What follows belongs to an exercise in optimizing a design on an open flow for small area, a short achievable clock period and few clock cycles; a production flow would make more cautious choices.
Only simulation tests tie the RTL to the original design; equivalence was not proved.
The series may have gaps, and a smaller design here may also do less where the tests do not look.
No activity file was given, so power comes from the tool's default toggle rates.

Fig. 1: run 1, where the registers sit
The bar under the picture is 200 um long.
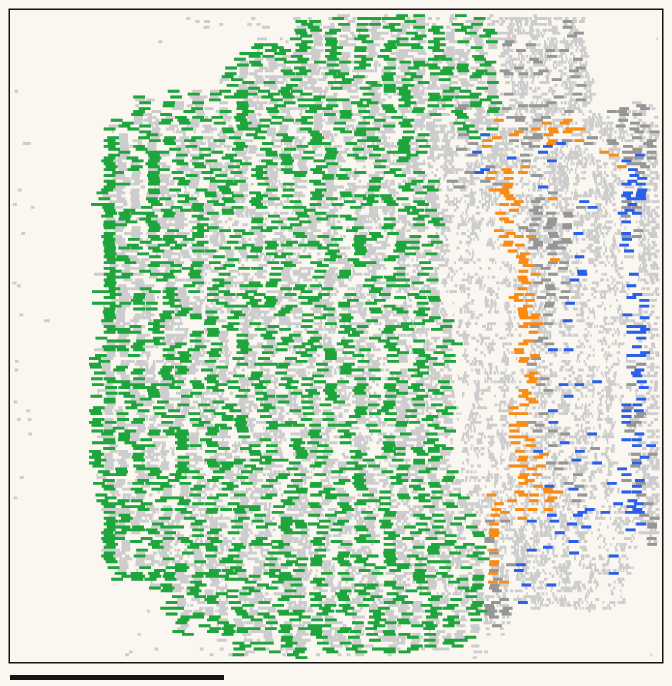
Fig. 2: run 1, close-up of the layout
Region (445, 140) to (470, 165) um. Cells in gray, sequential cells in the stronger gray; small squares are vias.
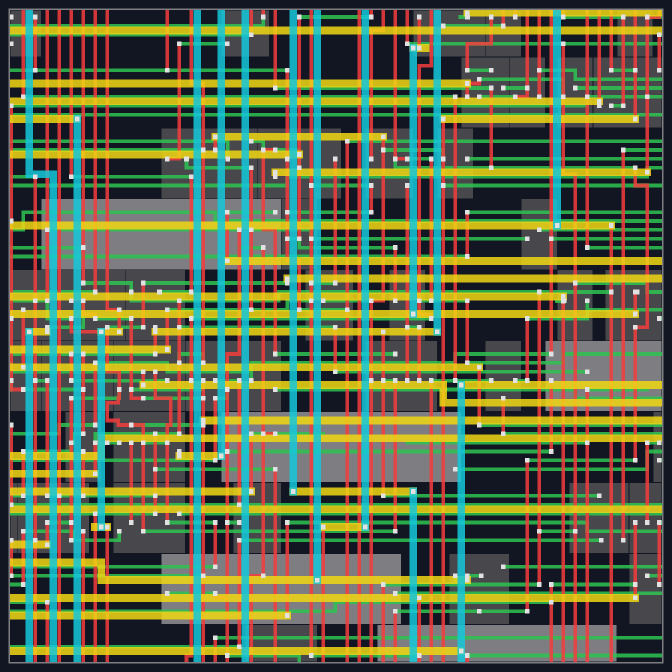
Fig. 3: run 1, CTS result over the die
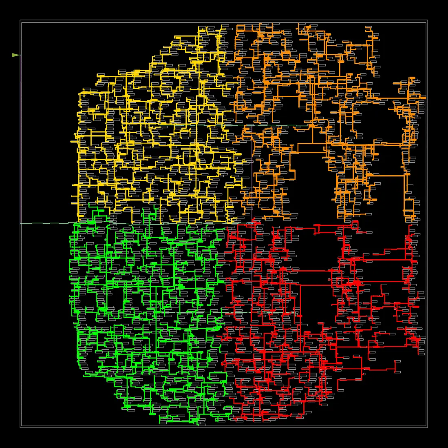
**design/flow/design.v**
```verilog
`timescale 1ns / 1ps
module adder#(parameter N = 32)(
    input   logic [N-1:0]    adder_a, adder_b,
    output  logic [N-1:0]    adder_y
    );
assign  adder_y = adder_a + adder_b;
endmodule
`timescale 1ns / 1ps
module flopcr #(parameter WIDTH = 32)(
    input   logic               clk,reset,clr,
    input   logic [WIDTH-1:0]   flopr_d,
    output  logic [WIDTH-1:0]   flopr_q
);
    always_ff @(posedge clk, posedge reset) begin
        if(reset)       flopr_q <= 0;
        else if(clr)    flopr_q <= 0;
        else            flopr_q <= flopr_d;
    end
endmodule
`timescale 1ns / 1ps
module flopencr #(parameter WIDTH = 32)(
    input   logic               clk,reset,en,clr,
    input   logic [WIDTH-1:0]   flopr_d,
    output  logic [WIDTH-1:0]   flopr_q
);
    always_ff @(posedge clk, posedge reset) begin
        if(reset)       flopr_q <= 0;
        else if(clr)    flopr_q <= 0;
        else if(en)     flopr_q <= flopr_d;
    end
endmodule
`timescale 1ns / 1ps
module flopenr #(parameter WIDTH = 8)(
    input   logic               clk, reset, en,
    input   logic [WIDTH-1:0]   flopenr_d,
    output  logic [WIDTH-1:0]   flopenr_q
);
always_ff @(posedge clk, posedge reset)
    if (reset) flopenr_q <= 0;
    else if (en) flopenr_q <= flopenr_d;
endmodule
`timescale 1ns / 1ps
module flopr #(parameter WIDTH = 32)(
    input   logic               clk,reset,
    input   logic [WIDTH-1:0]   flopr_d,
    output  logic [WIDTH-1:0]   flopr_q
);
    always_ff @(posedge clk, posedge reset) begin
        if(reset)   flopr_q <= 0;
        else        flopr_q <= flopr_d;
    end
endmodule
`timescale 1ns / 1ps
module mux2#(parameter WIDTH = 32)(
    input [WIDTH-1:0]   mux2_d0,mux2_d1,
    input               mux2_s,
    output [WIDTH-1:0]  mux2_y
);
    assign  mux2_y = mux2_s ? mux2_d1 : mux2_d0;
endmodule
`timescale 1ns / 1ps
module mux3#(parameter WIDTH = 32)(
    input   logic [WIDTH-1:0]   mux3_d0,mux3_d1,mux3_d2,
    input   logic [1:0]         mux3_s,
    output  logic [WIDTH-1:0]   mux3_y
);
    assign mux3_y = mux3_s[1] ? mux3_d2 : (mux3_s[0] ? mux3_d1 : mux3_d0);
endmodule
`timescale 1ns / 1ps
module mux4#(parameter WIDTH = 32)(
    input   logic [WIDTH-1:0]   mux4_d0,mux4_d1,mux4_d2,mux4_d3,
    input   logic [1:0]         mux4_s,
    output  logic [WIDTH-1:0]   mux4_y
);
    always_comb begin
        case(mux4_s)
            3'b00: mux4_y <= mux4_d0;
            3'b01: mux4_y <= mux4_d1;
            3'b10: mux4_y <= mux4_d2;
            3'b11: mux4_y <= mux4_d3;
        endcase
    end
endmodule
`timescale 1ns / 1ps
module mux5#(parameter WIDTH = 32)(
    input   logic [WIDTH-1:0]   mux5_d0,mux5_d1,mux5_d2,mux5_d3,mux5_d4,
    input   logic [2:0]         mux5_s,
    output  logic [WIDTH-1:0]   mux5_y
);
    always_comb begin
        case(mux5_s)
            3'b000: mux5_y <= mux5_d0;
            3'b001: mux5_y <= mux5_d1;
            3'b010: mux5_y <= mux5_d2;
            3'b011: mux5_y <= mux5_d3;
            3'b100: mux5_y <= mux5_d4;
            default:mux5_y <= mux5_d0;
        endcase
    end
endmodule
`timescale 1ns / 1ps
module signext#(parameter PART = 16, ALL = 32)(
    input   logic [PART-1:0]    se_a,
    output  logic [ALL-1:0]  se_y
);
    assign  se_y = {{(ALL-PART){se_a[PART-1]}},se_a};
endmodule
`timescale 1ns / 1ps
module sl2#(parameter N = 32)(
    input   logic [N-1:0] sl2_a,
    output  logic [N-1:0] sl2_y
);
    assign sl2_y = {sl2_a[N-3:0],2'b00};
endmodule
`timescale 1ns / 1ps
module zeroext#(parameter PART = 16, ALL = 32)(
    input   logic [PART-1:0]    ze_a,
    output  logic [ALL-1:0]  ze_y
);
    assign  ze_y = {{(ALL-PART){1'b0}},ze_a};
endmodule
`timescale 1ns / 1ps
module alu#(parameter N = 64)(
    input   logic [N-1:0] alu_a,alu_b,
    input   logic [3:0]   alu_control,
    output  logic [N-1:0] alu_y,
    output  logic         zero
);
    parameter S_OR = 3'b001;
    parameter S_AND = 3'b000;
    parameter S_PLUS = 3'b010;
    parameter S_UNUSED = 3'b011;
    parameter S_AND_NEG = 3'b100;
    parameter S_OR_NE = 3'b101;
    parameter S_MINUS = 3'b110;
    parameter S_STL = 3'b111;
    logic [31:0] alu_y32;
    logic [31:0] alu_a32;
    logic [31:0] alu_b32;
    assign alu_a32 = alu_a[31:0];
    assign alu_b32 = alu_b[31:0];
    always_comb begin
        alu_y32 = 0;
        if (alu_control[3]) begin
            case(alu_control[2:0])
                S_AND:      alu_y = alu_a & alu_b;
                S_OR:       alu_y = alu_a | alu_b;
                S_PLUS:     alu_y = alu_a + alu_b;
                S_AND_NEG:  alu_y = alu_a &~alu_b;
                S_OR_NE:    alu_y = alu_a |~alu_b;
                S_MINUS:    alu_y = alu_a - alu_b;
                S_STL:      alu_y = alu_a < alu_b;
                S_UNUSED:   alu_y = 0;
            endcase
        end
        else begin
            case(alu_control[2:0])
                S_AND:      alu_y32 = alu_a32 & alu_b32;
                S_OR:       alu_y32 = alu_a32 | alu_b32;
                S_PLUS:     alu_y32 = alu_a32 + alu_b32;
                S_AND_NEG:  alu_y32 = alu_a32 &~alu_b32;
                S_OR_NE:    alu_y32 = alu_a32 |~alu_b32;
                S_MINUS:    alu_y32 = alu_a32 - alu_b32;
                S_STL:      alu_y32 = alu_a32 < alu_b32;
                S_UNUSED:   alu_y32 = 0;
            endcase
            alu_y = {32'b0,alu_y32};
        end
    end
    assign zero = alu_y==0 ? 1 : 0;
endmodule
`timescale 1ns / 1ps
module regfile#(parameter N = 32, L = 32)(
    input   logic           clk,
    input   logic           we3,
    input   logic [4:0]     ra1, ra2, wa3,
    input   logic [N-1:0]   wd3,
    output  logic [N-1:0]   rd1, rd2,
    input   logic [4:0]     checka,
    output  logic [N-1:0]   check
);  
    logic [N-1:0] rf[L-1:0];
    always_ff @(posedge clk)
        if (we3)
            rf[wa3] <= wd3;
    assign rd1 = (ra1 !=0) ? ((we3 && ra1 == wa3) ? wd3 : rf[ra1]) : 0;
    assign rd2 = (ra2 !=0) ? ((we3 && ra2 == wa3) ? wd3 : rf[ra2]) : 0;
    assign check = rf[checka];
endmodule
`timescale 1ns / 1ps
module hazardunit(
    input   logic       clk,reset,
    input   logic       branchD,
    input   logic [4:0] rsD,rtD,rsE,rtE,
    input   logic [4:0] writeregE,writeregM,writeregW,
    input   logic       memtoregE, memtoregM,regwriteE,regwriteM,regwriteW,
    output  logic       StallF,StallD,FlushE,
    output  logic       ForwardAD,ForwardBD,
    output  logic [1:0] ForwardAE,ForwardBE
);
    logic   lwStallD, branchStallD;
    assign ForwardAD = rsD !=0 & (rsD == writeregM) & regwriteM;
    assign ForwardBD = rtD !=0 & (rtD == writeregM) & regwriteM;
    always_comb begin
        ForwardAE = 2'b00; ForwardBE = 2'b00;
        if (rsE != 0)
            if (rsE == writeregM & regwriteM)
                ForwardAE = 2'b10;
            else if (rsE == writeregW & regwriteW)
                ForwardAE = 2'b01;
        if (rtE != 0)
            if (rtE == writeregM & regwriteM)
                ForwardBE = 2'b10;
            else if (rtE == writeregW & regwriteW)
                ForwardBE = 2'b01;
    end
    assign lwStallD = memtoregE & (rtE == rsD | rtE == rtD);
    assign branchStallD = branchD & (regwriteE & (writeregE == rsD | writeregE == rtD) | 
                                       memtoregM & (writeregM == rsD | writeregM == rtD));
    assign StallD = lwStallD | branchStallD;
    assign StallF = StallD;
    assign FlushE = StallD;
endmodule
`timescale 1ns / 1ps
module datapath #(parameter N = 64, W = 32, I = 16 ,B = 8)(
    input   logic       clk, reset,
    output  logic [5:0] op, funct,
    input   logic       bneD,branchD,jumpD,
    input   logic       regwriteE,regwriteM,regwriteW,
    input   logic       memtoregE,memtoregM,memtoregW,
    input   logic [2:0] readtypeM,
    input   logic       regdstE,
    input   logic [1:0] alusrcE,
    input   logic [3:0] alucontrolE,
    output  logic[N-1:0]dataadr,
    output  logic[N-1:0]writedata,
    input   logic[N-1:0]readdata,
    output  logic [31:0]instradr,
    input   logic [31:0]instrF,
    output  logic       FlushE,
    output  logic [7:0] pclow,
    input   logic [4:0] checka,
    output  logic[N-1:0]check,
    output  logic [4:0] writeregW,
    output  logic       instrreq,
    input   logic       instrabort,
    output  logic[W-1:0]instrD
);
    logic           StallF,StallD,ForwardAD,ForwardBD,FlushD;
    logic [1:0]     ForwardAE,ForwardBE;
    logic [W-1:0]   pcnextF,pcF,pc4F,pc4D,pcbranchD;
    logic [4:0]     rsD,rtD,rdD,rsE,rtE,rdE;
    logic [N-1:0]   signimmD,zeroimmD,signimmE,zeroimmE;
    logic [N-1:0]   signbyteD,zerobyteD,signbyteE,zerobyteE;
    logic [W-1:0]   signimm4D;
    logic [B-1:0]   mbyte;
    logic [N-1:0]   mbytezext,mbytesext,mwordzext,mwordsext;
    logic [N-1:0]   writedataE,writedataM;
    logic [4:0]     writeregE,writeregM;
    logic [N-1:0]   readdataM,readdataW;
    logic [N-1:0]   aluoutE,aluoutM,aluoutW;
    logic [N-1:0]   resultW;
    logic [N-1:0]   srca1D,srcb1D,srca1E,srcb1E,srcaE,srcbE;
    logic           zero;
    logic [1:0]     pcsrcD;
    logic [N-1:0]   euqalAD,euqalBD;
    logic           equalD;
    logic           WaitInstr;
    logic [1:0]     instrstate;
    assign instradr = pcF;
    hazardunit      hazardunit(clk,reset,branchD,rsD,rtD,rsE,rtE,
                            writeregE,writeregM,writeregW,
                            memtoregE,memtoregM,regwriteE,regwriteM,regwriteW,
                            StallF,StallD,FlushE,
                            ForwardAD,ForwardBD,ForwardAE,ForwardBE);
    logic [2:0] instrcnt;
    always @(posedge clk,posedge reset)begin
        if(reset)begin
            instrcnt    <=  0; 
            WaitInstr   <=  1;
            instrreq    <=  0;
        end
        else case (instrcnt)
                3'd0: begin
                    instrreq    <=  1;
                    instrcnt    <=  instrcnt + 1;
                    WaitInstr   <=  1;
                end
                3'd1:begin 
                    instrreq    <=  0;
                    instrcnt    <=  instrcnt + 1; 
                end
                3'd2:if(instrabort==0)begin 
                    instrreq    <=  0;  
                    WaitInstr   <=  0; 
                    instrcnt    <=  0; 
                end
            endcase
    end
    flopenr#(W)    pcreg(clk, reset, ~StallF & (~WaitInstr | FlushD), pcnextF, pcF);
    assign  pclow = pcF[9:2];
    adder   #(W)    pcplus4(pcF,32'b100,pc4F);
    mux3    #(W)    pcmux(pc4F,pcbranchD,{pc4D[31:28],instrD[25:0],2'b00},pcsrcD,pcnextF);
    flopencr#(64)   regF2D(clk,reset,~StallD,FlushD|(WaitInstr&~StallD), 
                        {instrF,pc4F},
                        {instrD,pc4D});
    assign  op    = instrD[31:26];
    assign  funct = instrD[5:0];
    assign  rsD   = instrD[25:21];
    assign  rtD   = instrD[20:16];
    assign  rdD   = instrD[15:11];
    regfile#(N,32)  regfile(clk,regwriteW,rsD,rtD,writeregW,resultW,srca1D,srcb1D,checka,check);
    signext#(I,N)   signext(instrD[15:0],signimmD);
    zeroext#(I,N)   zeroext(instrD[15:0],zeroimmD);
    sl2     #(W)    sl2(signimmD[W-1:0],signimm4D);
    adder   #(W)    branchcalc(pcF,signimm4D,pcbranchD);
    mux2    #(N)    eq1mux(srca1D,aluoutM,ForwardAD,euqalAD);
    mux2    #(N)    eq2mux(srcb1D,aluoutM,ForwardBD,euqalBD);
    assign equalD = (euqalAD==euqalBD)^bneD;
    assign pcsrcD = {jumpD,branchD & equalD};
    assign FlushD = (pcsrcD[0] | pcsrcD[1]) & ~StallD;
    flopcr#(271)    regD2E(clk,reset,FlushE, 
                        {srca1D,srcb1D,signimmD,zeroimmD,rsD,rtD,rdD},
                        {srca1E,srcb1E,signimmE,zeroimmE,rsE,rtE,rdE});
    mux3    #(N)    srcamux(srca1E,resultW,aluoutM,ForwardAE,srcaE);
    mux3    #(N)    wdmux(srcb1E,resultW,aluoutM,ForwardBE,writedataE);
    mux3    #(N)    srcbmux(writedataE,signimmE,zeroimmE,alusrcE,srcbE);
    mux2    #(5)    regdstmux(rtE, rdE, regdstE, writeregE);
    alu     #(N)    alu(srcaE,srcbE,alucontrolE,aluoutE,zero);
    flopr #(133)    regE2M(clk,reset, 
                        {aluoutE,writedataE,writeregE},
                        {aluoutM,writedataM,writeregM});
    assign dataadr   =  aluoutM;
    assign writedata =  writedataM; 
    mux4 #(B)       lbmux(readdata[31:24], readdata[23:16], readdata[15:8],
                        readdata[7:0], dataadr[1:0], mbyte);
    zeroext #(B,N)  lbze(mbyte, mbytezext);
    signext #(B,N)  lbse(mbyte, mbytesext);
    zeroext #(W,N)  lwze(readdata[31:0], mwordzext);
    signext #(W,N)  lwse(readdata[31:0], mwordsext);
    mux5    #(N)    datamux(mwordsext,mwordzext,mbytesext,mbytezext,readdata,readtypeM,readdataM);
    flopr #(133)    regM2W(clk,reset, 
                        {readdataM,aluoutM,writeregM},
                        {readdataW,aluoutW,writeregW});
    mux2    #(N)    resultmux(aluoutW,readdataW,memtoregW,resultW);
endmodule
`timescale 1ns / 1ps
module aludec(
    input   logic [5:0] funct,
    input   logic [2:0] aluop,
    output  logic [3:0] alucontrol
);
    always_comb
        case(aluop)
            3'b000: alucontrol <= 4'b0010;  
            3'b001: alucontrol <= 4'b0000;  
            3'b010: alucontrol <= 4'b0001;  
            3'b011: alucontrol <= 4'b0111;  
            3'b100: alucontrol <= 4'b1010;  
            3'b111: case(funct)  
                6'b000000: alucontrol <= 4'b0011;  
                6'b100000: alucontrol <= 4'b0010;  
                6'b100010: alucontrol <= 4'b0110;  
                6'b100100: alucontrol <= 4'b0000;  
                6'b100101: alucontrol <= 4'b0001;  
                6'b101010: alucontrol <= 4'b0111;  
                6'b101100: alucontrol <= 4'b1010;  
                6'b101110: alucontrol <= 4'b1110;  
                default: alucontrol <= 4'b0011; 
            endcase
            default: alucontrol <= 4'b0011; 
        endcase
endmodule
`timescale 1ns / 1ps
module maindec(
    input   logic       clk, reset,   
    input   logic [5:0] op,
    output  logic       regwrite, memtoreg, regdst, readreq,
    output  logic [1:0] memwrite, 
    output  logic [1:0] alusrc,
    output  logic       bne, branch, jump,
    output  logic [2:0] aluop, readtype
); 
    parameter RTYPE = 6'b000000;
    parameter LD    = 6'b110111;
    parameter LWU   = 6'b100111;
    parameter LW    = 6'b100011;
    parameter LBU   = 6'b100100;
    parameter LB    = 6'b100000;
    parameter SD    = 6'b111111;
    parameter SW    = 6'b101011;
    parameter SB    = 6'b101000;
    parameter BEQ   = 6'b000100;
    parameter BNE   = 6'b000101;
    parameter J     = 6'b000010;
    parameter ADDI  = 6'b001000;
    parameter ANDI  = 6'b001100;
    parameter ORI   = 6'b001101;
    parameter SLTI  = 6'b001010;
    parameter DADDI = 6'b011000;
    logic [16:0] controls;
    assign {regwrite,memtoreg,regdst, memwrite, alusrc,
            bne,branch,jump, aluop, readtype,readreq} = controls; 
    always_comb
        case (op)
            RTYPE:  controls <= 17'b101_00_00_000_111_0000;
            SD:     controls <= 17'b000_11_01_000_000_0000;
            SW:     controls <= 17'b000_01_01_000_000_0000;
            SB:     controls <= 17'b000_10_01_000_000_0000;
            LD:     controls <= 17'b110_00_01_000_000_1001;
            LWU:    controls <= 17'b110_00_01_000_000_0011;
            LW:     controls <= 17'b110_00_01_000_000_0001;
            LBU:    controls <= 17'b110_00_01_000_000_0111;
            LB:     controls <= 17'b110_00_01_000_000_0101;
            ADDI:   controls <= 17'b100_00_01_000_000_0000;
            ANDI:   controls <= 17'b100_00_10_000_001_0000;
            ORI:    controls <= 17'b100_00_10_000_010_0000;
            SLTI:   controls <= 17'b100_00_01_000_011_0000;
            DADDI:  controls <= 17'b100_00_01_000_100_0000;
            BEQ:    controls <= 17'b000_00_00_010_000_0000;
            BNE:    controls <= 17'b000_00_00_110_000_0000;
            J:      controls <= 17'b000_00_00_001_000_0000;
            default:controls <= 17'b0;
        endcase
endmodule
`timescale 1ns / 1ps
module controller(
    input   logic       clk, reset,
    input   logic [5:0] op, funct,
    input   logic       FlushE,
    output  logic       regdstE, regwriteE,regwriteM,regwriteW, 
    output  logic       memtoregE,memtoregM,memtoregW,readreqM,
    output  logic [1:0] memwriteM,
    output  logic [1:0] alusrcE,
    output  logic [3:0] alucontrolE,
    output  logic       bneD,branchD,jumpD,
    output  logic [2:0] readtypeM
); 
    logic [2:0] aluopD,readtypeE,readtypeD;
    logic [1:0] memwriteD,memwriteE;
    logic       memtoregD;
    logic       readreqD,readreqE;
    logic       regwriteD,regdstD;
    logic [1:0] alusrcD;
    logic [3:0] alucontrolD;
    maindec maindec(clk, reset, op,
                    regwriteD,memtoregD, regdstD, readreqD,
                    memwriteD, alusrcD, bneD, branchD, jumpD,
                    aluopD, readtypeD);
    aludec aludec(funct, aluopD, alucontrolD);
    flopcr#(15)     regD2E(clk,reset,FlushE, 
                        {regwriteD,memtoregD,memwriteD,alucontrolD,alusrcD,regdstD,readtypeD,readreqD},
                        {regwriteE,memtoregE,memwriteE,alucontrolE,alusrcE,regdstE,readtypeE,readreqE});
    flopr #(8)      regE2M(clk,reset, 
                        {regwriteE,memtoregE,memwriteE,readtypeE,readreqE},
                        {regwriteM,memtoregM,memwriteM,readtypeM,readreqM});      
    flopr #(2)      regM2W(clk,reset,{regwriteM,memtoregM},
                                     {regwriteW,memtoregW});
endmodule
`timescale 1ns / 1ps
module mips#(parameter N = 64)(
    input   logic       in_clk, reset,
    output  logic[N-1:0]dataadr, writedata,
    output  logic [1:0] memwriteM,
    output  logic [31:0]instradr,
    input   logic [31:0]instr,
    input   logic[N-1:0]readdata,
    input   logic [4:0] checka,
    output  logic [N-1:0]check
);
    logic       lbu;
    logic       memtoregE,memtoregM,memtoregW;  
    logic [1:0] alusrcE;    
    logic [3:0] alucontrolE;
    logic       bneD,branchD,jumpD;       
    logic       regdstE, regwriteE,regwriteM,regwriteW; 
    logic [5:0] op, funct;
    logic       FlushE;
    logic [2:0] readtypeM;
    logic       readreqM;
    logic       clk;
    logic       datareq;
    logic [31:0]instrD;
    logic [4:0] writeregW;
    logic [7:0] pclow;
    logic       instrreq;
    assign datareq = memwriteM[0]|memwriteM[1]|readreqM;
    assign clk = in_clk;
    datapath datapath(clk, reset, op, funct, bneD, branchD, jumpD,
                        regwriteE, regwriteM, regwriteW,
                        memtoregE, memtoregM, memtoregW,
                        readtypeM, regdstE, 
                        alusrcE,alucontrolE, dataadr,
                        writedata, readdata, instradr,instr,
                        FlushE, pclow, checka, check, writeregW,
                        instrreq,1'b0,instrD);
    controller controller(clk, reset, op, funct, FlushE,
                        regdstE, regwriteE,regwriteM,regwriteW,
                        memtoregE,memtoregM,memtoregW, readreqM, memwriteM,
                        alusrcE, alucontrolE, bneD, branchD, jumpD, readtypeM);
endmodule
```
**design/flow/run.sh**
```bash
#!/bin/bash
# synth_recipe.tcl (not shown) runs the flow's synth.tcl, then flattens the netlist and writes it again
# the make line also repeats each setting of config.mk as NAME=value (left out here)
make -C /OpenROAD-flow-scripts/flow DESIGN_CONFIG=/design/flow/config.mk WORK_HOME=/design/flow/orfs CLKGATE_MAP_FILE= SYNTH_SCRIPT=/design/flow/synth_recipe.tcl finish
```
**design/flow/config.mk**
```make
export PLATFORM = sky130hd
export DESIGN_NAME = mips
export DESIGN_NICKNAME = mips
export VERILOG_FILES = /design/flow/design.v
export SDC_FILE = /design/flow/constraint.sdc
export NUM_CORES = 4
export LEC_CHECK = 0
export CAP_MARGIN = 20
export CORE_MARGIN = 2
export CORE_UTILIZATION = 40
export SLEW_MARGIN = 20
```
**design/flow/constraint.sdc**
```tcl
create_clock -name core_clock -period 10.0 [get_ports {in_clk}]
set_input_delay 2.0000 -clock core_clock [delete_from_list [all_inputs] [get_ports {in_clk}]]
set_output_delay 2.0000 -clock core_clock [all_outputs]
set_load 0.01 [all_outputs]
```
==> qor.yml, run 1 <==
status: "timing/DRC/antenna clean"
critPathLaunchType: "register"
dpl.hpwl_um: 426000
yosysMostFrequentCell: "edfxtp_1"
cp_max_fo: 73
yosys_warnings: 15
slew_headroom: 0.129
dr_total_vias: 109562
postSynthCellCount: 10114
cp.depth: 17
synthTopCellsByArea: "edfxtp_1 42%, mux4_2 24%, dfrtp_1 8.7%"
area_growth_pct: 13.1
hold_violations: 0
min_path_type: "register to register"
cts_resized: 0
synth_common_cells: "2048 x edfxtp_1, 1539 x mux4_2, 615 x nand2_1"
synth.yosys.seq_area_share: 0.505
synth_top_family_by_area: "multiplexers"
grtUsageTotal: 0.343
critPathRequiredTime_ns: 10.81
placementRows: 222
synth.area.mux_share: 0.277
final_area_sq_mm: 0.166
ant_nets: 0
finalPower_mw: 28.0
die_y_um: 611
whs_path_depth: 0
fin_crit_ns: 8.85
clock_path_buffers: 4
die_w_um: 611
skew_ns: 0.0519
first_pass_iters: 9
synth_adder_area_share: 0.0179
post_cts_buffers: 0
synth_largest_area_cell: "edfxtp_1"
drive_above_1_share: 0.256
Testbench counts for the RTL of run 1, summed over its fixed seeds: cycles 89,040.
About Fig. 1:
[green] datapath.regfile.rf | sequential cells: 2048
[orange] datapath.regD2E.flopr_q | sequential cells: 154
[blue] datapath.regE2M.flopr_q | sequential cells: 133
not colored: 226
Layout Utilization: 0.455
Reg area: 0.0744 sq mm
Seq group: 12.4 mW

About Fig. 2:
[yellow] M3
[green] M1
[cyan] M4
[red] M2
cells with their middle in the window: 43
sequential cells in the window: 4
netlist names of flops here include: datapath.regD2E.flopr_q (4)
most frequent: nor2_1 (11), a211oi_1 (5)

About Fig. 3:
H-tree levels: 5
root buffer cell: clkbuf_16
TritonCTS Buffers: 289
clk sinks: 2561
seq_cells: 2561

[run 1: power by group]
group / internal (mW) / total (mW) / switching [mW]
logic: 1.35 / 4.36 / 3.01
registers: 12.3 / 12.4 / 0.153
clock network: 6.50 / 11.2 / 4.66
total: 20.1 / 28.0 / 7.82
[run 1: logic make-up after synthesis]
| kind of cell | Yosys count |
|---|---|
| and+or+nand+nor | 1848 |
| AOI/OAI and AO/OA | 2009 |
| adders and majority gates | 219 |
| muxes | 2116 |
| xor gates and xnor gates | 268 |
| other | 1 |
| DFF | 2561 |
| buffers and inverters | 1092 |
[run 1: cell type report]
class                   count  area, sq um  area share
flip-flops and latches   2561        74400       0.447
multi-input cells        6462        68200       0.410
clock buffers             352         7760      0.0466
repair buffers            725         7040      0.0423
well taps                4816         6030      0.0362
clock inverters           172         1940      0.0117
inverters                 248          942     0.00566
diodes                     44          110    0.000662
[run 1: final timing paths]
| kind | start | end | slack, ns |
|---|---|---|---|
| worst min-delay path | controller.regD2E.flopr_q[1]$_DFF_PP0_ | controller.regE2M.flopr_q[1]$_DFF_PP0_ | 0.35 |
| worst max-delay path | datapath.regF2D.flopr_q[49]$_DFFE_PP0P_ | datapath.pcreg.flopenr_q[31]$_DFFE_PP0P_ | 1.15 |
| max in group asynchronous | reset | datapath.regM2W.flopr_q[116]$_DFF_PP0_ | 6.85 |
| min in group asynchronous | reset | datapath.instrcnt[0]$_DFFE_PP0P_ | 1.64 |
| worst max register to register | datapath.regF2D.flopr_q[49]$_DFFE_PP0P_ | datapath.pcreg.flopenr_q[31]$_DFFE_PP0P_ | 1.15 |
| worst min register to register | controller.regD2E.flopr_q[1]$_DFF_PP0_ | controller.regE2M.flopr_q[1]$_DFF_PP0_ | 0.35 |
[run 1: cell usage in the layout (no fill, tap or decap), types with 54 or more instances in the layout]
cell             synthesis  routed
edfxtp_1              2048    2048
mux4_2                1539    1539
nand2_1                615     609
nor2_1                 556     510
dfrtp_1                512     498
a21oi_1                466     460
mux2i_1                438     426
o21ai_0                414     409
buf_4                   97     337
clkdlybuf4s50_1          0     321
clkbuf_16                0     299
inv_1                  242     227
xnor2_1                201     201
a22oi_1                163     163
ha_1                   163     163
o22ai_1                156     154
nand3_1                149     148
mux2_2                 127     127
nor3_1                 110     101
a22o_1                  87      87
a211oi_1                79      78
a21o_1                  77      76
o21a_1                  73      73
xor2_1                  67      67
a31oi_1                 56      55
clkinv_1                 3      54
buf_12                   6      54
[run 1: layer usage]
metal | track usage | part of all wire | vias up
met5 | 0 | 0.00074 | -
met1 | 0.435 | 0.35 | 56518
met3 | 0.122 | 0.15 | 2102
li1 | - | - | 41424
met4 | 0.221 | 0.078 | 50
met2 | 0.499 | 0.43 | 9468
[run 1: sequential cells by signal, indices dropped and copies added, names as in the netlist]
name,flops
datapath.regfile.rf,2048
datapath.regE2M.flopr_q,133
controller.regD2E.flopr_q,14
datapath.WaitInstr,1
controller.regE2M.flopr_q,7
datapath.regF2D.flopr_q,36
datapath.pcreg.flopenr_q,30
datapath.instrcnt,3
controller.regM2W.flopr_q,2
datapath.regD2E.flopr_q,154
datapath.regM2W.flopr_q,133
[run 1: stage by stage]
step,setup slack [ns],utilization
after floorplan,1.03,-
after global placement,1.56,0.427
after detailed placement,1.62,0.427
after CTS,1.58,0.454
after global routing,1.03,0.455
final,1.15,0.455
## Run 2: files that changed since run 1, shown whole
==> design/flow/design.v <==
`timescale 1ns / 1ps
module adder #(parameter N = 32, L = 5)(    
    input   logic [N-1:0]   adder_a, adder_b,
    output  logic [N-1:0]   adder_y
);
    logic [N-1:0] g [0:L];
    logic [N-1:0] p [0:L];
    assign g[0] = adder_a & adder_b;
    assign p[0] = adder_a ^ adder_b;
    genvar l, i;
    generate
        for (l = 0; l < L; l++) begin : g_lvl
            for (i = 0; i < N; i++) begin : g_bit
                if (i & (1 << l)) begin : g_comb
                    localparam int J = ((i >> l) << l) - 1;
                    assign g[l+1][i] = g[l][i] | (p[l][i] & g[l][J]);
                    assign p[l+1][i] = p[l][i] & p[l][J];
                end else begin : g_pass
                    assign g[l+1][i] = g[l][i];
                    assign p[l+1][i] = p[l][i];
                end
            end
        end
    endgenerate
    assign adder_y = p[0] ^ {g[L][N-2:0], 1'b0};
endmodule
`timescale 1ns / 1ps
module alu #(parameter N = 64)(
    input   logic [N-1:0] a, b,
    input   logic         sub,
    input   logic         s_add, s_add64, s_and, s_or, s_slt,
    output  logic [N-1:0] y
);
    logic [N-1:0] s;
    logic         lt;
    logic [31:0]  y_na;      
    assign s   = a + b + {{(N-1){1'b0}}, sub};
    assign lt  = ~(s[32] ^ a[32] ^ b[32]);
    assign y_na      = ({32{s_and}} & (a[31:0] & b[31:0]))
                     | ({32{s_or}}  & (a[31:0] | b[31:0]))
                     | {31'b0, s_slt & lt};
    assign y[N-1:32] = s[N-1:32] & {(N-32){s_add64}};
    assign y[31:0]   = ({32{s_add}} & s[31:0]) | y_na;
endmodule
`timescale 1ns / 1ps
module regfile #(parameter N = 64)(
    input   logic           clk,
    input   logic           we,
    input   logic [4:0]     wa,
    input   logic [N-1:0]   wd,
    input   logic [4:0]     ra1, ra2, ra3,
    output  logic [N-1:0]   rd1, rd2, rd3
);
    logic [N-1:0] rf [1:31];
    genvar i;
    generate
        for (i = 1; i < 32; i++) begin : g_reg
            always_ff @(posedge clk)
                if (we && wa == i) rf[i] <= wd;
        end
    endgenerate
    always_comb begin
        rd1 = '0; rd2 = '0; rd3 = '0;
        for (int k = 1; k < 32; k++) begin
            rd1 = rd1 | ({N{ra1 == k}} & rf[k]);
            rd2 = rd2 | ({N{ra2 == k}} & rf[k]);
            rd3 = rd3 | ({N{ra3 == k}} & rf[k]);
        end
    end
endmodule
`timescale 1ns / 1ps
module mips #(parameter N = 64)(
    input   logic       in_clk, reset,
    output  logic[N-1:0]dataadr, writedata,
    output  logic [1:0] memwriteM,
    output  logic [31:0]instradr,
    input   logic [31:0]instr,
    input   logic[N-1:0]readdata,
    input   logic [4:0] checka,
    output  logic [N-1:0]check
);
    logic clk;
    assign clk = in_clk;
    logic [5:0]  op, funct;
    logic [4:0]  rs, rt, rd;
    logic [15:0] imm;
    assign op    = instr[31:26];
    assign rs    = instr[25:21];
    assign rt    = instr[20:16];
    assign rd    = instr[15:11];
    assign imm   = instr[15:0];
    assign funct = instr[5:0];
    logic rtype, i_addi, i_andi, i_ori, i_slti, i_daddi;
    logic i_ld, i_lwu, i_lw, i_lbu, i_lb, i_sd, i_sw, i_sb, i_beq, i_bne, i_j;
    assign rtype  = op == 6'h00;
    assign i_addi = op == 6'h08;
    assign i_andi = op == 6'h0c;
    assign i_ori  = op == 6'h0d;
    assign i_slti = op == 6'h0a;
    assign i_daddi= op == 6'h18;
    assign i_ld   = op == 6'h37;
    assign i_lwu  = op == 6'h27;
    assign i_lw   = op == 6'h23;
    assign i_lbu  = op == 6'h24;
    assign i_lb   = op == 6'h20;
    assign i_sd   = op == 6'h3f;
    assign i_sw   = op == 6'h2b;
    assign i_sb   = op == 6'h28;
    assign i_beq  = op == 6'h04;
    assign i_bne  = op == 6'h05;
    assign i_j    = op == 6'h02;
    logic f_add, f_sub, f_and, f_or, f_slt, f_dadd, f_dsub;
    assign f_add  = rtype & (funct == 6'h20);
    assign f_sub  = rtype & (funct == 6'h22);
    assign f_and  = rtype & (funct == 6'h24);
    assign f_or   = rtype & (funct == 6'h25);
    assign f_slt  = rtype & (funct == 6'h2a);
    assign f_dadd = rtype & (funct == 6'h2c);
    assign f_dsub = rtype & (funct == 6'h2e);
    logic       load, store, immop, writes_rt, sub, zext;
    assign load      = i_ld | i_lwu | i_lw | i_lbu | i_lb;
    assign store     = i_sd | i_sw | i_sb;
    assign immop     = i_addi | i_andi | i_ori | i_slti | i_daddi;
    assign writes_rt = immop | load;
    assign sub       = f_sub | f_dsub | f_slt | i_slti;
    assign zext      = i_andi | i_ori;
    logic [4:0] wreg;
    logic       regwrite;
    assign wreg     = rtype ? rd : rt;
    assign regwrite = (rtype | writes_rt) & (wreg != 5'd0);
    logic [N-1:0] rfa, rfb, srca, srcb, result2;
    logic [4:0]   wreg2;
    logic         regwrite2;
    regfile #(N) regfile(clk, regwrite2, wreg2, result2,
                         rs, rt, checka, rfa, rfb, check);
    logic         byp_a, byp_b;
    assign byp_a = regwrite2 && wreg2 == rs;
    assign byp_b = regwrite2 && wreg2 == rt;
    assign srca = byp_a ? result2 : rfa;
    assign srcb = byp_b ? result2 : rfb;
    logic [N-1:0] opb;
    assign opb = store ? srcb :
                 ((immop ? {{(N-16){imm[15] & ~zext}}, imm} : srcb) ^ {N{sub}});
    adder #(32) addradd(srca[31:0], {{16{imm[15]}}, imm}, addr1);
    logic [N-1:0] a2, b2;
    logic [31:0]  addr, addr1;
    logic         sub2, s_add2, s_add64, s_and2, s_or2, s_slt2, s_load2;
    logic [2:0]   ltype2;
    logic [1:0]   memwrite;
    assign memwrite = i_sd ? 2'b11 : i_sw ? 2'b01 : i_sb ? 2'b10 : 2'b00;
    always_ff @(posedge clk, posedge reset)
        if (reset) begin
            regwrite2 <= 1'b0;
            memwriteM <= 2'b00;
        end else begin
            regwrite2 <= regwrite;
            memwriteM <= memwrite;
        end
    always_ff @(posedge clk) begin
        a2      <= srca;
        b2      <= opb;
        addr    <= addr1;
        wreg2   <= wreg;
        sub2    <= sub;
        s_add2  <= f_add | f_sub | f_dadd | f_dsub | i_addi | i_daddi;
        s_add64 <= f_dadd | f_dsub | i_daddi;
        s_and2  <= f_and | i_andi;
        s_or2   <= f_or | i_ori;
        s_slt2  <= f_slt | i_slti;
        s_load2 <= load;
        ltype2  <= i_ld ? 3'd0 : i_lwu ? 3'd1 : i_lw ? 3'd2 : i_lbu ? 3'd3 : 3'd4;
    end
    logic [N-1:0] aluy, ldv;
    alu #(N) alu(a2, b2, sub2, s_add2, s_add64, s_and2, s_or2, s_slt2, aluy);
    assign dataadr   = {32'b0, addr};
    assign writedata = b2;
    logic [7:0] by;
    always_comb begin
        case (addr[1:0])
            2'd0: by = readdata[31:24];
            2'd1: by = readdata[23:16];
            2'd2: by = readdata[15:8];
            default: by = readdata[7:0];
        endcase
        case (ltype2)
            3'd0: ldv = readdata;
            3'd1: ldv = {32'b0, readdata[31:0]};
            3'd2: ldv = {{32{readdata[31]}}, readdata[31:0]};
            3'd3: ldv = {56'b0, by};
            default: ldv = {{56{by[7]}}, by};
        endcase
    end
    assign result2 = s_load2 ? ldv : aluy;
    logic [N-1:0] mm;
    assign mm = srca ^ srcb;
    logic [7:0] mmg, mmg2;
    always_comb
        for (int j = 0; j < 8; j++) mmg[j] = |mm[8*j +: 8];
    logic beq2, bne2, j2;
    always_ff @(posedge clk, posedge reset)
        if (reset) begin
            beq2 <= 1'b0;
            bne2 <= 1'b0;
            j2   <= 1'b0;
        end else begin
            beq2 <= i_beq;
            bne2 <= i_bne;
            j2   <= i_j;
        end
    always_ff @(posedge clk)
        mmg2 <= mmg;
    logic eq2, redirect;
    assign eq2      = ~|mmg2;
    assign redirect = j2 | (beq2 & eq2) | (bne2 & ~eq2);
    logic [31:2] seq, tgt, pc, pc4;
    assign pc  = redirect ? tgt : seq;
    assign pc4 = pc + 30'd1;
    assign instradr = {pc, 2'b00};
    always_ff @(posedge clk, posedge reset)
        if (reset) seq <= 30'd0;
        else       seq <= pc4;
    always_ff @(posedge clk)
        tgt <= i_j ? {pc4[31:28], instr[25:0]}
                   : pc4 + {{14{imm[15]}}, imm};
endmodule
==> design/flow/config.mk <==
export PLATFORM = sky130hd
export DESIGN_NAME = mips
export DESIGN_NICKNAME = mips
export VERILOG_FILES = /design/flow/design.v
export SDC_FILE = /design/flow/constraint.sdc
export NUM_CORES = 4
export LEC_CHECK = 0
export CAP_MARGIN = 20
export CELL_PAD_IN_SITES_DETAIL_PLACEMENT = 1
export CELL_PAD_IN_SITES_GLOBAL_PLACEMENT = 1
export CORE_MARGIN = 2
export CORE_UTILIZATION = 30
export CTS_BUF_LIST = sky130_fd_sc_hd__clkbuf_8
export CTS_CLUSTER_SIZE = 30
export PLACE_DENSITY = 0.5
export SETUP_SLACK_MARGIN = 3.7
export SLEW_MARGIN = 20
==> qor.yml, run 2 <==
status: "timing/DRC/antenna clean"
synth_largest_area_cell: "edfxtp_1"
first_pass_iters: 13
critPathRequiredTime_ns: 10.98
p_int_mw: 17.1
drt_iter0_drc: 28543
slew_headroom: 0.0995
synth_adder_area_share: 0.0188
hold_violations: 0
pwr-share-comb: 0.210
slowest_stage: "dlygate4sd2_1"
p_sw_frac: 0.325
synthTopCellsByArea: "edfxtp_1 53%, a22oi_1 11%, dfxtp_1 3.8%"
pwr-share-seq: 0.427
numCtsBuffers: 405
yosys_warnings: 6
drive_above_1_share: 0.202
multi_input_area_sq_mm: 0.0460
cts_root_buf: "clkbuf_8"
largest_reg_flops: 1984
critPathLaunchType: "primary input"
min_from: "tgt[2]$_DFF_P_"
power.share.clock: 0.363
switching_power_mw: 8.23
whs_endpoint: "seq[2]$_DFF_PP0_"
place_ws_ns: 0.447
synth.area.mux_share: 0.00624
fin_crit_ns: 6.62
whs_path_depth: 1
area_growth_pct: 25.2
ant_nets: 0
r2r_slack_ns: 3.67
reg2reg_to: "mmg2[4]$_DFF_P_"
clock_path_buffers: 4
final_common_cell: "edfxtp_1"
placementRows: 223
top_regs: "regfile.rf: 1984 flops, a2: 64 flops, b2: 64 flops"
grtUsageTotal: 0.473
final_cell_mix: "1984 x edfxtp_1, 1680 x a22oi_1, 666 x buf_4"
synth_common_cells: "1984 x edfxtp_1, 1693 x a22oi_1, 482 x a221oi_1"
cts-htree-levels: 5
synth.yosys.seq_area_share: 0.581
die_y_um: 613
fin_ws_ns: 3.38
numClockSinks: 2233
min_path_type: "register to register"
skew_ns: 0.0898
rr_startpoint: "b2[2]$_DFF_P_"
crit_type: "primary input to register"
dpl.hpwl_um: 539000
largest_register: "regfile.rf"
Testbench counts for the RTL of run 2, summed over its fixed seeds: cycles 29,664.
==> run 2: cell count changes in the layout (fill, tap and decap cells not counted), sizes merged, moves of 317 or more <==
cell	change
mux4	-1550
a22oi	+1529
buf	+592
dfrtp	-476
a221oi	+437
mux2i	-400
a22o	+389
nand2	-317
==> run 2: what timing repair did <==
action,CTS,global route
resized for setup,598,157
pin swaps,185,112
gates cloned,31,10
setup endpoints to repair,118,79
setup buffers,267,73
hold buffers,0,0
==> run 2: metal layers <==
layer,track usage,up-vias,wire [um]
li1,-,40590,-
met1,0.566,61407,326000
met2,0.643,15343,363000
met3,0.239,5037,152000
met4,0.351,68,90300
met5,0.000904,-,1140
==> run 2: final cells by class <==
type / instances / area share
clock buffers: 423 / 0.0417
repair buffers: 1252 / 0.0982
inverters: 162 / 0.00436
clock inverters: 307 / 0.0156
flip-flops and latches: 2233 / 0.464
diodes: 131 / 0.00235
multi-input cells: 6054 / 0.329
well taps: 4950 / 0.0444
==> run 2: kinds of logic (layout without fill, tap and decap cells) <==
family,count (synthesis),after routing
compound gates,3686,3687
xor+xnor,246,246
fa+ha+maj,163,163
buf+inv,924,2144
flops,2233,2233
mux,66,66
other cells,1,165
simple gates,1855,1858
==> run 2: through the flow <==
stage / cell area [sq um] / utilization / hold WS [ns] / total power, mW
after CTS: 138000 / 0.372 / 0.517 / 24.9
after global routing: 139000 / 0.377 / 0.551 / 25.8
after detailed placement: 125000 / 0.337 / 0.517 / 15.8
after global placement: 124000 / 0.337 / 0.492 / 15.7
after floorplan: 112000 / - / 0.450 / 13.3
final: 140000 / 0.378 / 0.507 / 25.3
==> run 2: critical path: cells and delay by family <==
| family | cells | cell delay (ns) |
|---|---|---|
| and+or+nand+nor | 9 | 2.96 |
| buffers and inverters | 2 | 1.76 |
| xor gates and xnor gates | 1 | 0.25 |
| AOI/OAI and AO/OA | 2 | 0.58 |
==> run 2: power groups by stage <==
| stage | clock, mW | sequential (mW) | combinational, mW |
|---|---|---|---|
| floorplan | 0 | 10.9 | 2.45 |
| global placement | 0 | 11.0 | 4.73 |
| detailed placement | 0 | 11.0 | 4.78 |
| CTS | 9.16 | 10.8 | 5.00 |
| global route | 9.53 | 10.8 | 5.49 |
| finish | 9.20 | 10.8 | 5.31 |
==> run 2: worst max-delay path by stage <==
stage                    from               end  slack, ns  depth (start not counted)
finish              instr[17]   mmg2[1]$_DFF_P_       3.38                         14
global route        checka[2]         check[10]       3.55                         14
CTS                 checka[2]         check[10]       3.64                         14
detailed placement  instr[21]  addr[28]$_DFF_P_       0.45                         25
global placement    instr[21]  addr[31]$_DFF_P_       0.16                         22
floorplan           instr[24]  addr[30]$_DFF_P_       3.69                         26
Fig. 4: run 2, where the registers sit
The bar under the picture is 200 um long.
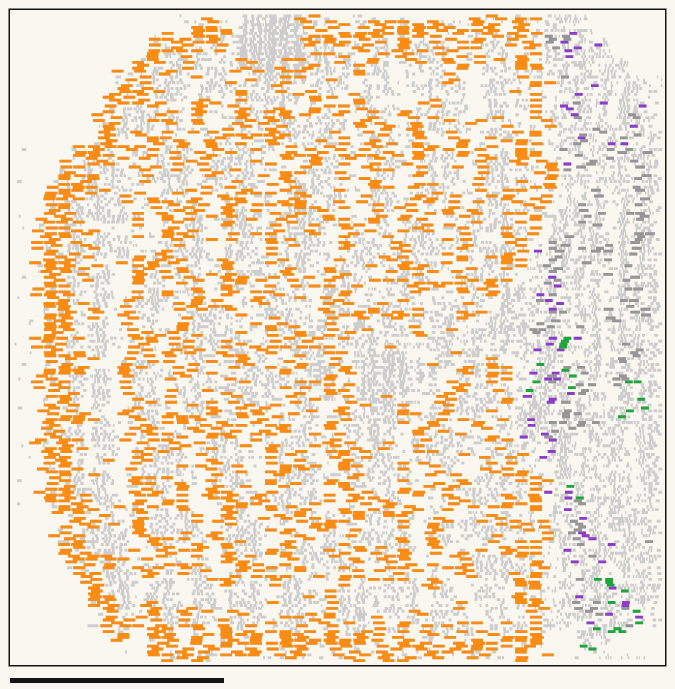
[purple] a2 | sequential cells: 64 | where: a column on the right
[green] addr | sequential cells: 32
[orange] regfile.rf | sequential cells: 1984 | where: spread over the die
not colored: 153
Reg area: 0.0648 sq mm
Layout Utilization: 0.378
register share of the cell area: 0.464
Seq group: 10.8 mW

Fig. 5: run 2, metal 3
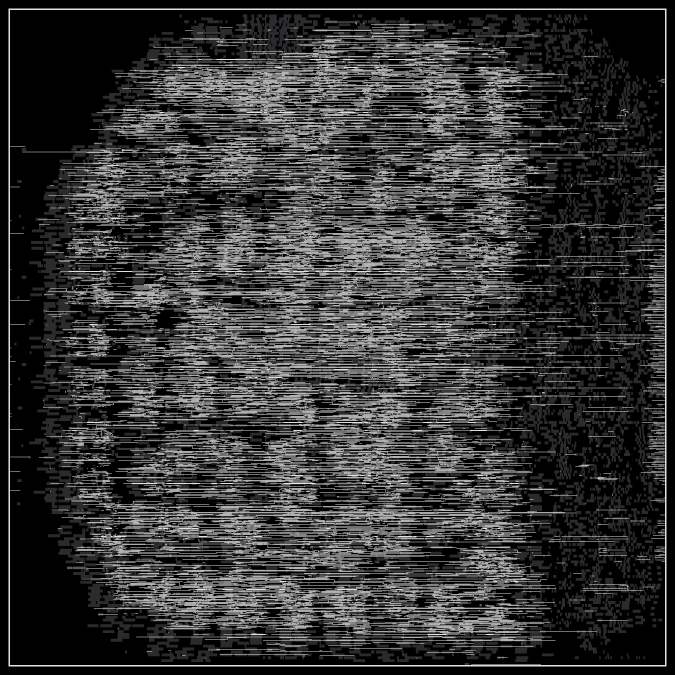
main direction: horizontal
wire length on this layer: 152 mm
longest straight run: 389 um

## Run 3: what changed since run 2
--- a/design/flow/design.v
+++ b/design/flow/design.v
@@ -193,9 +193,9 @@
     assign result2 = s_load2 ? ldv : aluy;
     logic [N-1:0] mm;
     assign mm = srca ^ srcb;
-    logic [7:0] mmg, mmg2;
+    logic [15:0] mmg, mmg2;
     always_comb
-        for (int j = 0; j < 8; j++) mmg[j] = |mm[8*j +: 8];
+        for (int j = 0; j < 16; j++) mmg[j] = |mm[4*j +: 4];
     logic beq2, bne2, j2;
     always_ff @(posedge clk, posedge reset)
         if (reset) begin
==> qor.yml, run 3 <==
fin_crit_ns: 6.47
whs_endpoint: "seq[2]$_DFF_PP0_"
reg2reg_to: "addr[31]$_DFF_P_"
dpl.hpwl_um: 571000
cp_max_fo: 19
crit_type: "primary input to output pin"
yosysMostFrequentCell: "a22oi_1"
drt-total-wl_um: 956000
dr_total_vias: 122309
critPathRequiredTime_ns: 8.00
postSynthCellCount: 9469
min_path_type: "register to register"
largest_register: "regfile.rf"
die_w_um: 616
synth_largest_area_cell: "edfxtp_1"
top_regs: "regfile.rf: 1984 flops, a2: 64 flops, b2: 64 flops"
whs_path_depth: 1
first_pass_iters: 14
hold_violations: 0
multi_input_area_sq_mm: 0.0465
drt_iter0_drc: 27848
placementRows: 224
min_from: "tgt[2]$_DFF_P_"
yosys_warnings: 6
hold_ws_ns: 0.526
ant_nets: 0
fin_ws_ns: 3.53
critPathLaunchType: "primary input"
place_ws_ns: 1.26
status: "timing/DRC/antenna clean"
final_cell_mix: "2285 x a22oi_1, 1984 x edfxtp_1, 632 x buf_4"
cts-htree-levels: 5
grtUsageTotal: 0.482
final_common_cell: "a22oi_1"
dpl_cell_area_sq_mm: 0.126
path_clk_slew_ns: 0.06
rr_startpoint: "b2[14]$_DFF_P_"
drive_above_1_share: 0.193
fmax_mhz: 155
slew_headroom: 0.118
synth.yosys.seq_area_share: 0.578
layout.area.seq_sq_mm: 0.0649
skew_ns: 0.117
largest_reg_flops: 1984
Testbench counts for the RTL of run 3, summed over its fixed seeds: cycles 29,664.
==> run 3: cell count changes after synthesis, moves of 35 or more <==
cell,before,now
nand3_1,418,369
nand2_1,297,568
a221o_1,40,0
a221oi_1,482,195
o21ai_0,157,192
nor3_1,114,165
a22oi_1,1693,2303
a22o_1,476,193
inv_1,161,124
==> run 3: routing by layer <==
metal	track usage	share of wire	routed length [um]	vias to the layer above
met3	0.254	0.17	159000	4555
met1	0.577	0.35	338000	61795
met2	0.658	0.39	375000	14714
met5	0.000884	0.0013	1270	-
met4	0.337	0.086	82200	90
li1	-	-	-	41155
==> run 3: critical path: stages <==
cell and delay, ns:
buf_12 0.09, nand3b_1 0.12, buf_6 0.13, buf_4 0.12, nor2_4 0.09, buf_8 0.25
a222oi_1 0.63, nand3_1 0.17, or4_4 0.66, buf_6 0.17
==> run 3: final cells by class <==
cell class,instances,area share
multi-input cells,6368,0.332
clock buffers,434,0.0427
diodes,126,0.00225
well taps,4972,0.0444
inverters,124,0.00335
repair inverters,1,0.0000357
clock inverters,330,0.0173
flip-flops and latches,2241,0.464
repair buffers,1205,0.0944
==> run 3: kinds of logic (layout without fill, tap and decap cells) <==
kind of cell	after synthesis	count (layout)	share of synthesized area
compound gates	3701	3701	0.248
xor+xnor	252	252	0.0199
fa+ha+maj	163	163	0.0187
buf+inv	894	2094	0.0332
flops	2241	2241	0.578
mux	87	87	0.00837
other cells	1	160	0.0000334
simple gates	2130	2131	0.0946
==> run 3: power breakdown <==
group	leakage, nW	switching (mW)	internal (mW)
registers	20.6	0.317	10.6
clock network	4.70	4.60	4.98
logic	23.4	3.61	1.85
==> run 3: metrics by stage <==
stage                     total power [mW]   util  cells
after global placement                16.1  0.337  14613
after detailed placement              16.1  0.337  14618
final                                 25.9  0.376  15801
after CTS                             25.6  0.371  15611
after floorplan                       13.5      -   9502
after global routing                  26.5  0.375  15688
==> run 3: worst max-delay path by stage <==
stage          cells past startpoint  slack, ns          endpoint      start
2_1_floorplan                     23       3.68  addr[31]$_DFF_P_  instr[24]
3_3_place_gp                      19       1.06  addr[30]$_DFF_P_  instr[21]
3_5_place_dp                      19       1.26  addr[31]$_DFF_P_  instr[21]
4_1_cts                           11       3.66         check[44]  checka[2]
5_1_grt                           14       3.61         check[51]  checka[4]
6_report                          10       3.53         check[19]  checka[2]
==> run 3: what timing repair did <==
| action | 4_1_cts | 5_1_grt |
|---|---|---|
| endpoints found under the setup margin | 134 | 83 |
| hold buffers | 0 | 0 |
| gates resized for setup | 579 | 194 |
| cloned | 31 | 7 |
| buffers inserted | 198 | 53 |
| pin swaps | 128 | 113 |
Fig. 6: run 3, placement density heat map
The die is cut into 31 by 31 equal tiles; dark blue is low, red is high, 0 to 100% covered.
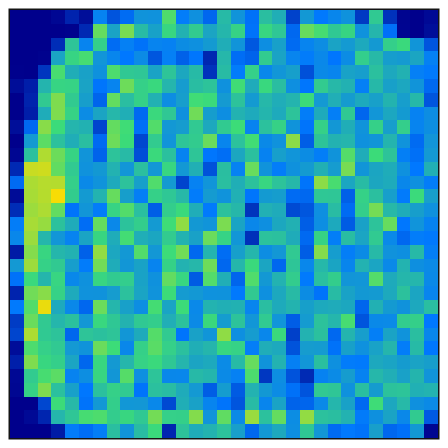
emptiest ninth of the die: upper left
mean over tiles: 35%
nearly empty tiles: 3.7%
CORE AREA: 0.372 sq mm
Initial Util: 0.302
Layout Utilization: 0.376

Fig. 7: run 3, CTS result over the die
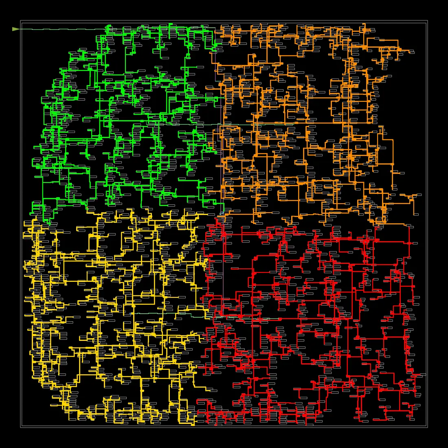
TritonCTS Buffers: 421
clk sinks: 2241
seq_cells: 2241

[afterwards: timing with drivers on the ports]
The results above use ideal ports. As a check the final layouts listed here were re-extracted and re-timed, cells and wires unchanged. Step 1: set_driving_cell puts a clkbuf_16 on in_clk and a buf_2 on each other input, an assumption about the parent block. Step 2 also shifts input and output timing later by t, the mid clock arrival at the registers, as if the neighbouring blocks saw the same clock. a / b / c = ideal ports / drivers / drivers and shift; a / b = the first two.
run	t, ns	setup slack, ns	worst hold slack (ns)	worst register clock-pin slew, ns
run 1	1.024	1.148 / 1.148 / 1.148	0.346 / 0.346 / 0.346	0.07 / 0.07
run 2	1.319	3.384 / 3.370 / 2.051	0.507 / 0.507 / 0.507	0.09 / 0.09
run 3	1.315	3.535 / 3.474 / 2.257	0.526 / 0.526 / 0.526	0.08 / 0.08
After both steps every run listed still meets setup and hold. For run 2, which loses most, drivers alone change the setup slack by -0.014 ns; drivers and shift together by -1.333 ns.
